Background: an optimization exercise with open tools, aiming at small area, a short achievable clock period and few clock cycles per item. Do not read the settings as production practice. RTL that was checked went through simulation tests only; none was proved equivalent to the original. Not every run is shown, and edits may drop behaviour that the tests do not exercise. The RTL of run 2 was laid out without a check of its function.

## design/flow/config.mk

```make
export PLATFORM = sky130hd
export DESIGN_NAME = top
export DESIGN_NICKNAME = top
export VERILOG_FILES = /design/flow/design.v
export SDC_FILE = /design/flow/constraint.sdc
export NUM_CORES = 4
export LEC_CHECK = 0
export CAP_MARGIN = 20
export CORE_MARGIN = 2
export CORE_UTILIZATION = 45
export PLACE_DENSITY = 0.6
export SETUP_SLACK_MARGIN = 0.5
export SLEW_MARGIN = 20
```

## design/flow/constraint.sdc

```tcl
create_clock -name core_clock -period 15.0 [get_ports {clk}]
set_input_delay 3.0000 -clock core_clock [delete_from_list [all_inputs] [get_ports {clk}]]
set_output_delay 3.0000 -clock core_clock [all_outputs]
set_load 0.01 [all_outputs]
```

## design/flow/design.v

```verilog
module dnn_top#(
    parameter performance = 0,           
    parameter i_w = 7                    
)
(
    input signed [i_w-1:0] x0, x1, x2, x3, 
    input signed[4:0] w04, w05, w06, w07, w14, w15, w16, w17, w24, w25, w26, w27, w34,           
    w35, w36, w37, w48, w58, w49, w59, w68, w69, w78, w79,
    input in_ready,
    input clk,
    output logic signed[(i_w+12):0] out0, out1,
    output logic out0_ready, out1_ready
);
    genvar i,j;
    wire signed[(i_w-1):0] x_[0:3];
    assign x_[0] = x0; assign x_[1] = x1; assign x_[2] = x2; assign x_[3] = x3;                                         
    wire signed[4:0] w1[0:3][0:3];
    assign w1[0][0] = w04; assign w1[0][1] = w05; assign w1[0][2] = w06; assign w1[0][3] = w07;
    assign w1[1][0] = w14; assign w1[1][1] = w15; assign w1[1][2] = w16; assign w1[1][3] = w17;
    assign w1[2][0] = w24; assign w1[2][1] = w25; assign w1[2][2] = w26; assign w1[2][3] = w27;
    assign w1[3][0] = w34; assign w1[3][1] = w35; assign w1[3][2] = w36; assign w1[3][3] = w37;                                        
    logic signed[(i_w+3):0] p1[0:3][0:3];                                                               
    logic signed[(i_w-1):0] x[0:3];
    generate;
        if(performance == 2) begin
            for(i = 0; i < 4; i=i+1) begin
                always_ff @(posedge clk) begin
                    if(in_ready)
                        x[i] <= x_[i];
                end 
            end
        end else begin
            for(i = 0; i < 4; i=i+1) begin
                assign x[i] = x_[i];
            end
        end
    endgenerate
    generate            
        for(i = 0; i < 4; i=i+1) begin
            for(j = 0; j < 4; j=j+1) begin
                if(performance != 0) begin
                    always_ff @(posedge clk) begin
                        p1[i][j] <= x[i] * w1[i][j];    
                    end    
                end else begin
                    assign p1[i][j] = x[i] * w1[i][j]; 
                end
            end
        end
    endgenerate
    logic signed[(i_w+5):0] s1[0:3];                                                             
    generate             
        for(i = 0; i < 4; i=i+1) begin
            if(performance == 2) begin
                always_ff @(posedge clk) begin
                    s1[i] <= p1[0][i] + p1[1][i] + p1[2][i] + p1[3][i];
                end
            end else begin
                assign s1[i] = p1[0][i] + p1[1][i] + p1[2][i] + p1[3][i];
            end
        end
    endgenerate
    logic signed[(i_w+5):0] s_o1[0:3];    
    generate             
        for (i = 0; i < 4; i=i+1) begin
            always_ff @(posedge clk) begin
                if(in_ready)
                    s_o1[i] <= (s1[i][i_w+5]) ? 'd0 : {1'b0, s1[i][i_w+4:0]};
            end
        end
    endgenerate
    wire signed[4:0] w2[0:3][0:1];
    assign w2[0][0] = w48; assign w2[0][1] = w49; assign w2[1][0] = w58; assign w2[1][1] = w59;
    assign w2[2][0] = w68; assign w2[2][1] = w69; assign w2[3][0] = w78; assign w2[3][1] = w79;                                                            
    logic signed[(i_w+9):0] p2[0:3][0:1];
    generate            
        for(i = 0; i < 4; i=i+1) begin
            for(j = 0; j < 2; j=j+1) begin
                if(performance == 2) begin
                    always_ff @(posedge clk) begin
                        p2[i][j] <= s_o1[i] * w2[i][j];
                    end
                end else begin
                    assign p2[i][j] = s_o1[i] * w2[i][j];
                end
            end
        end
    endgenerate
    logic signed[(i_w+12):0] s2[0:1];  
    generate             
        for(i = 0; i < 2; i=i+1) begin
            if(performance != 0) begin
                always_ff @(posedge clk) begin
                    s2[i] <= p2[0][i] + p2[1][i] + p2[2][i] + p2[3][i];
                end
            end else begin
                assign s2[i] = p2[0][i] + p2[1][i] + p2[2][i] + p2[3][i];
            end
        end
    endgenerate
    generate
        if(performance == 2) begin
            logic[4:0] rdy_sft;
            always_ff @(posedge clk) begin
                rdy_sft <= {rdy_sft[3:0],in_ready};
            end
            always_ff @(posedge clk) begin
                if(rdy_sft[4]) begin
                    out0_ready <= 1;
                    out1_ready <= 1;
                end else if(rdy_sft[0]) begin  
                    out0_ready <= 0;
                    out1_ready <= 0;
                end
            end
        end else if(performance == 1) begin
            logic[1:0] rdy_sft;
            always_ff @(posedge clk) begin
                rdy_sft <= {rdy_sft[0],in_ready};
            end
            always_ff @(posedge clk) begin
                if(rdy_sft[1]) begin
                    out0_ready <= 1;
                    out1_ready <= 1;
                end else if(rdy_sft[0]) begin  
                    out0_ready <= 0;
                    out1_ready <= 0;
                end
            end
        end else begin
            always_ff @(posedge clk) begin
                if(in_ready) begin
                    out0_ready <= 1;
                    out1_ready <= 1;
                end
            end 
        end
    endgenerate
    assign {out0, out1} = {s2[0],s2[1]};  
endmodule
module top ( x0_node0, x1_node0, x2_node0, x3_node0,
x0_node1, x1_node1, x2_node1, x3_node1,
x0_node2, x1_node2, x2_node2, x3_node2,
x0_node3, x1_node3, x2_node3, x3_node3,
w04, w14, w24, w34,
w05, w15, w25, w35,
w06, w16, w26, w36,
w07, w17, w27, w37,
w48, w58, w68, w78,
w49, w59, w69, w79,
out0_node0, out1_node0,
out0_node1, out1_node1,
out0_node2, out1_node2,
out0_node3, out1_node3,
in_ready,
out10_ready_node0, out11_ready_node0,
out10_ready_node1, out11_ready_node1,
out10_ready_node2, out11_ready_node2,
out10_ready_node3, out11_ready_node3,
clk);
input signed [4:0] x0_node0, x1_node0, x2_node0, x3_node0;
input signed [4:0] x0_node1, x1_node1, x2_node1, x3_node1;
input signed [4:0] x0_node2, x1_node2, x2_node2, x3_node2;
input signed [4:0] x0_node3, x1_node3, x2_node3, x3_node3;
input signed [4:0] w04, w14, w24, w34;
input signed [4:0] w05, w15, w25, w35;
input signed [4:0] w06, w16, w26, w36;
input signed [4:0] w07, w17, w27, w37;
input signed [4:0] w48, w58, w68, w78;
input signed [4:0] w49, w59, w69, w79;
input clk;
input in_ready;
output logic signed [20:0] out0_node0, out1_node0;
output logic signed [20:0] out0_node1, out1_node1;
output logic signed [20:0] out0_node2, out1_node2;
output logic signed [20:0] out0_node3, out1_node3;
output logic out10_ready_node0, out11_ready_node0;
output logic out10_ready_node1, out11_ready_node1;
output logic out10_ready_node2, out11_ready_node2;
output logic out10_ready_node3, out11_ready_node3;
localparam optimize_param = 0;
wire signed[4:0] xnode[0:3][0:3];
assign xnode[0][0] = x0_node0; assign xnode[0][1] = x1_node0; assign xnode[0][2] = x2_node0; assign xnode[0][3] = x3_node0;
assign xnode[1][0] = x0_node1; assign xnode[1][1] = x1_node1; assign xnode[1][2] = x2_node1; assign xnode[1][3] = x3_node1;
assign xnode[2][0] = x0_node2; assign xnode[2][1] = x1_node2; assign xnode[2][2] = x2_node2; assign xnode[2][3] = x3_node2;
assign xnode[3][0] = x0_node3; assign xnode[3][1] = x1_node3; assign xnode[3][2] = x2_node3; assign xnode[3][3] = x3_node3; 
wire signed[6:0] x_in[0:3][0:3];          
genvar i;
generate;
      for(i = 0; i <= 3; i++) begin
            assign x_in[0][i] = xnode[0][i] + xnode[1][i] + xnode[2][i];   
      end
endgenerate
generate;
      for(i = 0; i <= 3; i++) begin
            assign x_in[1][i] = xnode[1][i] + xnode[0][i] + xnode[3][i];   
      end
endgenerate
generate;
      for(i = 0; i <= 3; i++) begin
            assign x_in[2][i] = xnode[2][i] + xnode[0][i] + xnode[3][i];   
      end
endgenerate
generate;
      for(i = 0; i <= 3; i++) begin
            assign x_in[3][i] = xnode[3][i] + xnode[1][i] + xnode[2][i];   
      end
endgenerate
wire signed[19:0] out[0:3][0:1];      
assign out0_node0 = out[0][0] + out[1][0] + out[2][0];
assign out1_node0 = out[0][1] + out[1][1] + out[2][1];
assign out0_node1 = out[1][0] + out[0][0] + out[3][0];
assign out1_node1 = out[1][1] + out[0][1] + out[3][1];
assign out0_node2 = out[2][0] + out[0][0] + out[3][0];
assign out1_node2 = out[2][1] + out[0][1] + out[3][1];
assign out0_node3 = out[3][0] + out[1][0] + out[2][0];
assign out1_node3 = out[3][1] + out[1][1] + out[2][1];
wire out_ready[0:3][0:1];      
assign out10_ready_node0 = out_ready[0][0] & out_ready[1][0] & out_ready[2][0];
assign out11_ready_node0 = out_ready[0][1] & out_ready[1][1] & out_ready[2][1];
assign out10_ready_node1 = out_ready[1][0] & out_ready[0][0] & out_ready[3][0];
assign out11_ready_node1 = out_ready[1][1] & out_ready[0][1] & out_ready[3][1];
assign out10_ready_node2 = out_ready[2][0] & out_ready[0][0] & out_ready[3][0];
assign out11_ready_node2 = out_ready[2][1] & out_ready[0][1] & out_ready[3][1];
assign out10_ready_node3 = out_ready[3][0] & out_ready[1][0] & out_ready[2][0];
assign out11_ready_node3 = out_ready[3][1] & out_ready[1][1] & out_ready[2][1];
logic signed [4:0] w48_r, w58_r, w68_r, w78_r, w49_r, w59_r, w69_r, w79_r;
always_ff @(posedge clk) begin
      if(in_ready) begin
            w48_r <= w48; w58_r <= w58; w68_r <= w68; w78_r <= w78;
            w49_r <= w49; w59_r <= w59; w69_r <= w69; w79_r <= w79;
      end
end
dnn_top #(.performance(optimize_param)) node0 (
      .x0            (x_in[0][0]),
      .x1            (x_in[0][1]),
      .x2            (x_in[0][2]),
      .x3            (x_in[0][3]),
      .w04           (w04),
      .w05           (w05),
      .w06           (w06),
      .w07           (w07),
      .w14           (w14),
      .w15           (w15),
      .w16           (w16),
      .w17           (w17),
      .w24           (w24),
      .w25           (w25),
      .w26           (w26),
      .w27           (w27),
      .w34           (w34),
      .w35           (w35),
      .w36           (w36),
      .w37           (w37),
      .w48           (w48_r),
      .w58           (w58_r),
      .w49           (w49_r),
      .w59           (w59_r),
      .w68           (w68_r),
      .w69           (w69_r),
      .w78           (w78_r),
      .w79           (w79_r),
      .in_ready      (in_ready),
      .clk           (clk),
      .out0          (out[0][0]),
      .out1          (out[0][1]),
      .out0_ready    (out_ready[0][0]),
      .out1_ready    (out_ready[0][1])
);
dnn_top #(.performance(optimize_param)) node1 (
      .x0            (x_in[1][0]),
      .x1            (x_in[1][1]),
      .x2            (x_in[1][2]),
      .x3            (x_in[1][3]),
      .w04           (w04),
      .w05           (w05),
      .w06           (w06),
      .w07           (w07),
      .w14           (w14),
      .w15           (w15),
      .w16           (w16),
      .w17           (w17),
      .w24           (w24),
      .w25           (w25),
      .w26           (w26),
      .w27           (w27),
      .w34           (w34),
      .w35           (w35),
      .w36           (w36),
      .w37           (w37),
      .w48           (w48_r),
      .w58           (w58_r),
      .w49           (w49_r),
      .w59           (w59_r),
      .w68           (w68_r),
      .w69           (w69_r),
      .w78           (w78_r),
      .w79           (w79_r),
      .in_ready      (in_ready),
      .clk           (clk),
      .out0          (out[1][0]),
      .out1          (out[1][1]),
      .out0_ready    (out_ready[1][0]),
      .out1_ready    (out_ready[1][1])
);
dnn_top #(.performance(optimize_param)) node2 (
      .x0            (x_in[2][0]),
      .x1            (x_in[2][1]),
      .x2            (x_in[2][2]),
      .x3            (x_in[2][3]),
      .w04           (w04),
      .w05           (w05),
      .w06           (w06),
      .w07           (w07),
      .w14           (w14),
      .w15           (w15),
      .w16           (w16),
      .w17           (w17),
      .w24           (w24),
      .w25           (w25),
      .w26           (w26),
      .w27           (w27),
      .w34           (w34),
      .w35           (w35),
      .w36           (w36),
      .w37           (w37),
      .w48           (w48_r),
      .w58           (w58_r),
      .w49           (w49_r),
      .w59           (w59_r),
      .w68           (w68_r),
      .w69           (w69_r),
      .w78           (w78_r),
      .w79           (w79_r),
      .in_ready      (in_ready),
      .clk           (clk),
      .out0          (out[2][0]),
      .out1          (out[2][1]),
      .out0_ready    (out_ready[2][0]),
      .out1_ready    (out_ready[2][1])
);
dnn_top #(.performance(optimize_param)) node3 (
      .x0            (x_in[3][0]),
      .x1            (x_in[3][1]),
      .x2            (x_in[3][2]),
      .x3            (x_in[3][3]),
      .w04           (w04),
      .w05           (w05),
      .w06           (w06),
      .w07           (w07),
      .w14           (w14),
      .w15           (w15),
      .w16           (w16),
      .w17           (w17),
      .w24           (w24),
      .w25           (w25),
      .w26           (w26),
      .w27           (w27),
      .w34           (w34),
      .w35           (w35),
      .w36           (w36),
      .w37           (w37),
      .w48           (w48_r),
      .w58           (w58_r),
      .w49           (w49_r),
      .w59           (w59_r),
      .w68           (w68_r),
      .w69           (w69_r),
      .w78           (w78_r),
      .w79           (w79_r),
      .in_ready      (in_ready),
      .clk           (clk),
      .out0          (out[3][0]),
      .out1          (out[3][1]),
      .out0_ready    (out_ready[3][0]),
      .out1_ready    (out_ready[3][1])
);
endmodule
```

## design/flow/run.sh

```bash
#!/bin/bash
# synth_recipe.tcl (not shown) runs the flow's synth.tcl, then flattens the netlist and writes it again
# the make line also repeats each setting of config.mk as NAME=value (left out here)
make -C /OpenROAD-flow-scripts/flow DESIGN_CONFIG=/design/flow/config.mk WORK_HOME=/design/flow/orfs CLKGATE_MAP_FILE= SYNTH_SCRIPT=/design/flow/synth_recipe.tcl finish
```

==> out/qor_table.md, run 1 <==
| Step | Quantity | Reported |
|:---|:---|:---|
| synth | Post-synthesis compound-gate area fraction | 0.09666 |
| floorplanning | Core Area | 0.4199 mm2 |
| final layout | Clk tree area frac | 0.006134 |
| drt | Top routing layer used | met5 |
| setup path | Stage delay of the slowest cell on the critical path | 690 ps |
| final layout | Highest-count cells in the layout ignoring fill and taps | inv_1, ha_1, fa_1 |
| synth | Mean instance size in the synthesized netlist | 8.534 um2 |
| synth | Cell count after synthesis | 22220 |
| clock network | Maximum clock path buffer count | 3 |
| clock network | Post-CTS setup buffer count | 26 |
| floorplanning | Inserted tap cell count | 5520 |
| status | Run status | no timing/DRC/antenna violations |
| drt | Total DRC errors in the routed layout | 0 |
| final layout | Post-synthesis to final-layout area growth | 7.220% |
| drt | Drt first-iter violations | 8960 |
| synth | Most used flip-flop cell after synthesis | edfxtp_1 |
| final layout | Count of filler cells inserted in the layout | 40850 |
| setup path | Worst path top cell family by delay | adder cells |
| final layout | Final nets | 28490 |
| floorplanning | Starting Density | 0.4517 |
| drt | DR WL met2 | 289600 um |
| setup path | Worst path depth | 37 |
| synth | Mux contribution to synthesized area | 0.004196 |
| final layout | Clock buffer count in the final layout | 41 |
| final layout | Number of multi-input combinational cells in the layout | 16580 |
| synth | Number of synthesized register bits | 232 |
| grt | Antenna violations before repair | 38 |
Testbench counts for the RTL of run 1, summed over its fixed seeds: cycles 4,800, items 4,800.
run 1: Yosys cell counts (all sizes together), types with 56 or more instances:
| cell | instances | area [um2] |
|---|---|---|
| nor3 | 226 | 1136 |
| fa | 2870 | 57460 |
| mux2i | 66 | 660.6 |
| nand3 | 113 | 565.5 |
| nor2 | 762 | 2860 |
| nand2 | 1596 | 5991 |
| nand2b | 567 | 3547 |
| ha | 3112 | 38940 |
| o21ai | 235 | 1176 |
| clkbuf | 751 | 2819 |
| and2 | 1997 | 12490 |
| o211ai | 56 | 420.4 |
| and3 | 70 | 437.9 |
| a21o | 448 | 3363 |
| a21oi | 1113 | 5578 |
| inv | 4628 | 17370 |
| o21bai | 439 | 3296 |
| xnor2 | 1572 | 13770 |
| nor2b | 237 | 1483 |
| o21a | 118 | 885.9 |
| xor2 | 397 | 3477 |
| edfxtp | 232 | 6967 |
run 1: per-stage QoR:
stage,utilization,cell area [um2]
after global routing,0.4843,203300
after floorplan,-,189700
after global placement,0.4768,200200
after CTS,0.4805,201800
final,0.4843,203400
after detailed placement,0.4769,200200
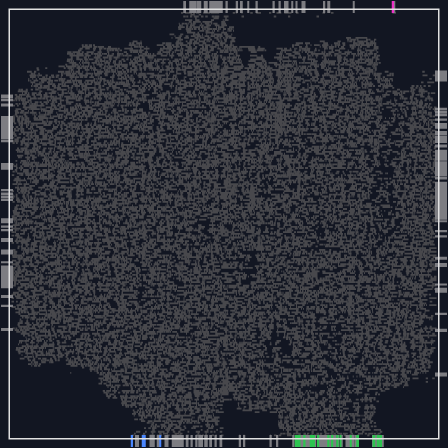
Run 1: ports around the boundary
Pins as bars across the die edge, other pins in grey.
[out1_node2] green | pins: 21 | direction: output | edge: south
[clk] magenta | pins: 1 | direction: input | edge: north
[w24] blue | pins: 5 | direction: input | edge: south
IO Port Bufs: 369
width of the die: 653.2 um
overall die height: 653.2 um

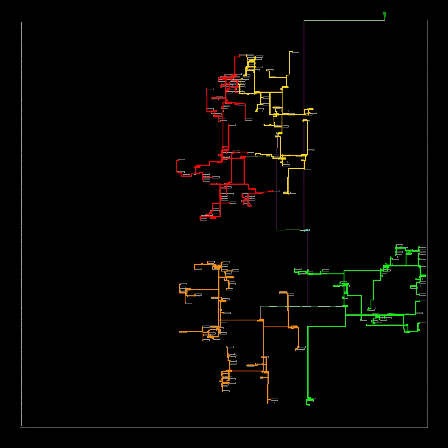
Run 1: the clock tree on the layout
clock sink count: 232
sequential cell count of the final layout: 232

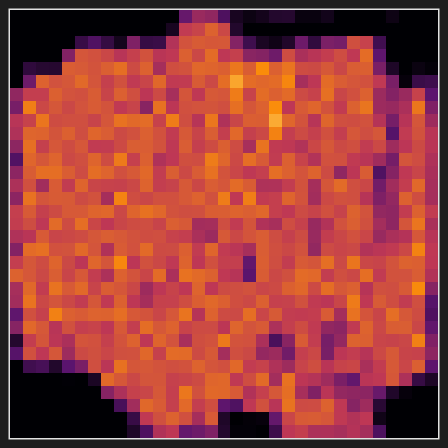
Run 1: cell density map
33 x 33 tiles, from black (low) to pale yellow (high), 0 to 100% covered.
fullest tile: 82%
tiles over 75% full: 0.30%
nearly empty tiles: 12%
mean over tiles: 46%

Run 1, layout detail:
Window x 317 to 337, y 186 to 206 um. Cells in grey, sequential cells in the stronger grey; small squares are vias.
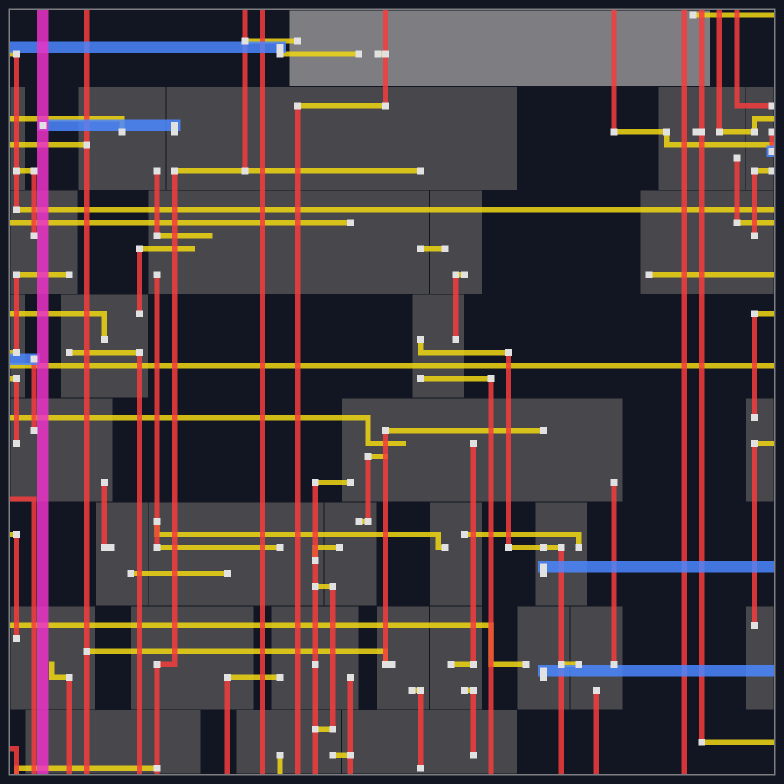

--- run 2: outline of the changes from run 1 ---
design/flow/design.v: 378 -> 12541 lines; modules unchanged: 0
  gnn_fa: new, 3 lines
  gnn_ha: new, 3 lines
  top: edited, 238 -> 12535 lines
  removed: dnn_top
==> module gnn_ha as of run 2 <==
module gnn_ha (input a, input b, output s, output co);
  assign {co, s} = a + b;
endmodule
==> module gnn_fa as of run 2 <==
module gnn_fa (input a, input b, input c, output s, output co);
  assign {co, s} = a + b + c;
endmodule
--- a/design/flow/config.mk
+++ b/design/flow/config.mk
@@ -12,2 +12,4 @@
 export SETUP_SLACK_MARGIN = 0.5
 export SLEW_MARGIN = 20
+export SYNTH_HIERARCHICAL = 1
+export SYNTH_MINIMUM_KEEP_SIZE = 0
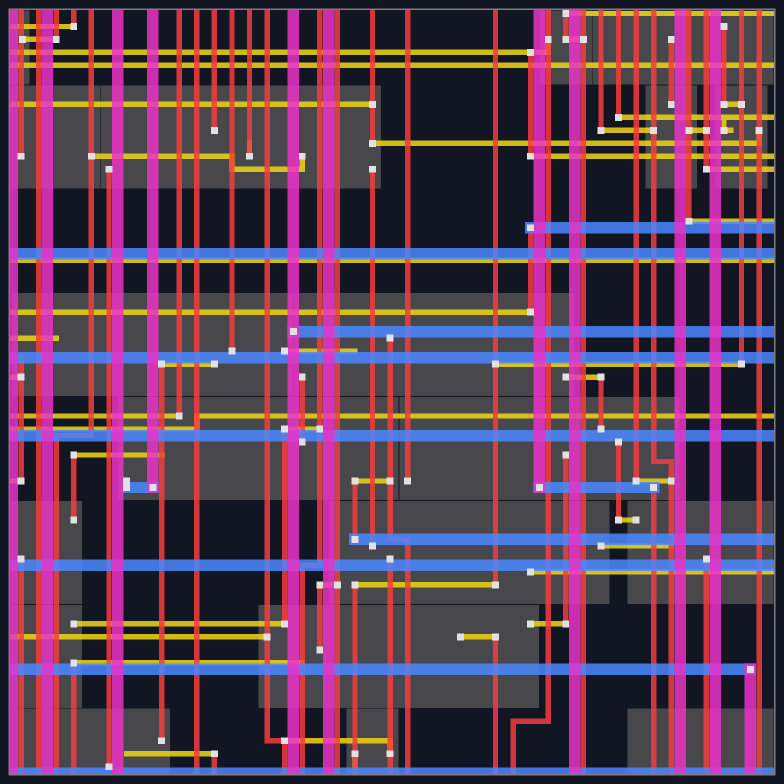
Run 2: layout detail
Window x 235 to 255, y 137 to 157 um. Cells in grey, sequential cells in the stronger grey; small squares are vias.
[met3] blue
[met4] magenta
[met1] yellow
[met2] red
most frequent: fa_1 (11), nand2_1 (4)
cells with their middle in the window: 15
sequential cells in the window: 0

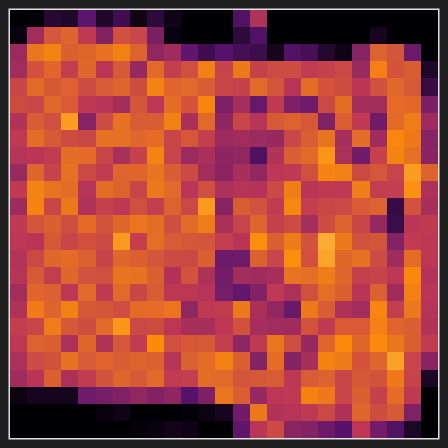
Run 2: cell density map
25 x 25 tiles, from black (low) to pale yellow (high), 0 to 100% covered.
nearly empty tiles: 8.3%
fullest tile: 82%
tiles over 75% full: 1.9%
mean over tiles: 48%

==> run 2 against run 1 <==
  * Critical endpoint is now out0_node1[19]
  * Critical path type unchanged
  * Utilization rose by 2.3 points
  * Sequential share of layout area rose by 2.4 points
  * Hold slack improved by 38 ps
  * First-iteration DRC count fell by 21%
  * Synthesized cell count fell by 59%
==> out/qor_table.md, run 2 <==
| Step | Quantity | Reported | vs previous |
|:---|:---|:---|:---|
| floorplanning | Overall die height | 490.1 um | -25% |
| synth | Share of Yosys cell area claimed by the top area cell type | 0.6884 | +0.3855 |
| synth | Most used flip-flop cell after synthesis | edfxtp_1 |  |
| final layout | Final nets | 13730 | -52% |
| clock network | Clock sink count | 232 | unchanged |
| setup path | Worst path top cell family by delay | adder cells |  |
| drt | Drt first-iter violations | 7058 | -21% |
| synth | Cell with the most instances after synthesis | fa_1 |  |
| synth | Yosys top cell by area | fa_1 |  |
| drt | Top routing layer used | met5 |  |
| floorplanning | Starting Density | 0.4521 | about the same |
| clock network | Maximum clock path buffer count | 3 | unchanged |
| status | Run status | no timing/DRC/antenna violations |  |
| synth | Cell count after synthesis | 9201 | -59% |
| final layout | Final cell area excluding filler cells | 0.1193 mm2 | -41% |
| placed design | IO Port Bufs | 369 | unchanged |
| drt | DR WL met2 | 196000 um | -32% |
| synth | Most frequent cells after synthesis | fa_1, nand2_1, and2_1, inv_1, buf_2 |  |
| floorplanning | Width of the die | 490.1 um | -25% |
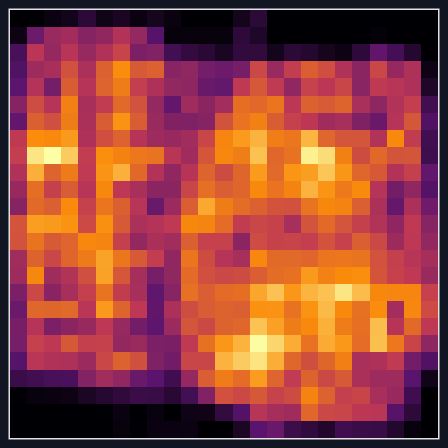
Run 2: wiring heat map
25 x 25 tiles, from black (low) to pale yellow (high), scaled to the fullest tile. Values are wire area over tile area, all layers added.
fullest tile: 0.72
tiles over half the peak: 51%
nearly empty tiles: 8.0%
mean over tiles: 0.34

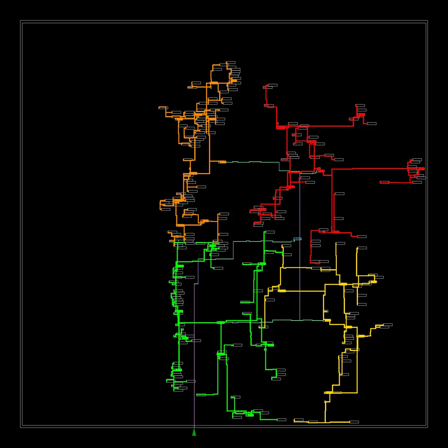
Run 2: the clock tree on the layout
clock root cell: clkbuf_16
TritonCTS buffer count: 36

==> run 2: through the flow <==
step	util	setup slack, ps
4_1_cts	0.5044	361.3
2_1_floorplan	-	1555
6_report	0.5074	505.1
3_3_place_gp	0.4857	12.56
5_1_grt	0.5072	257.8
3_5_place_dp	0.4857	58.29
==> run 2: final timing paths <==
check | from | endpoint | depth (start not counted)
max | w48_r[1]$_DFFE_PP_ | out0_node1[19] | 32
min | in_ready | h_n1_j1[11]$_DFFE_PP_ | 1
==> run 2: repair_timing <==
action,in CTS,in global routing
gates cloned,16,3
pin swaps,104,70
gates resized for setup,381,139
hold buffers,0,0
setup endpoints to repair,32,25
buffers inserted,186,37
==> run 2: cell families after synthesis <==
logic type | share of synthesized area
simple gates | 0.1572
flops | 0.06553
buf+inv | 0.05913
other cells | 0.00003527
fa+ha+maj | 0.7181
==> run 2: area by class of cell <==
class	count	area, um2	share of cell area
tap	3150	3941	0.03303
sequential	232	6967	0.05838
antenna	20	50.05	0.0004194
multi-input combinational	7628	94070	0.7883
inverter	604	2273	0.01905
timing repair buffer	1120	10980	0.09203
clock inverter	22	131.4	0.001101
clock buffer	41	919.6	0.007707

## port drivers added, routing unchanged
No port has a modelled driver above. Below, the same layouts with a new extraction and two added sets of constraints. Step 1: set_driving_cell puts a clkbuf_16 on clk and a buf_2 on each other input, an assumption about the parent block. Step 2 also shifts input and output timing later by t, the mid clock arrival at the registers, as if the neighbouring blocks saw the same clock. Three values: no drivers, after step 1, after step 2; two values: the first two.
run | shift t [ns] | setup slack, ns | latest minus earliest clock arrival (ns) | slew at the worst register clock pin (ns) | worst slew at a driven data input, ns
run 1 | 0.724 | 0.752 / 0.658 / 1.383 | 0.067 / 0.067 | 0.07 / 0.07 | 0.29
run 2 | 0.703 | 0.505 / 0.419 / 1.122 | 0.059 / 0.059 | 0.07 / 0.07 | 0.15
After both steps every run listed still meets setup and hold.
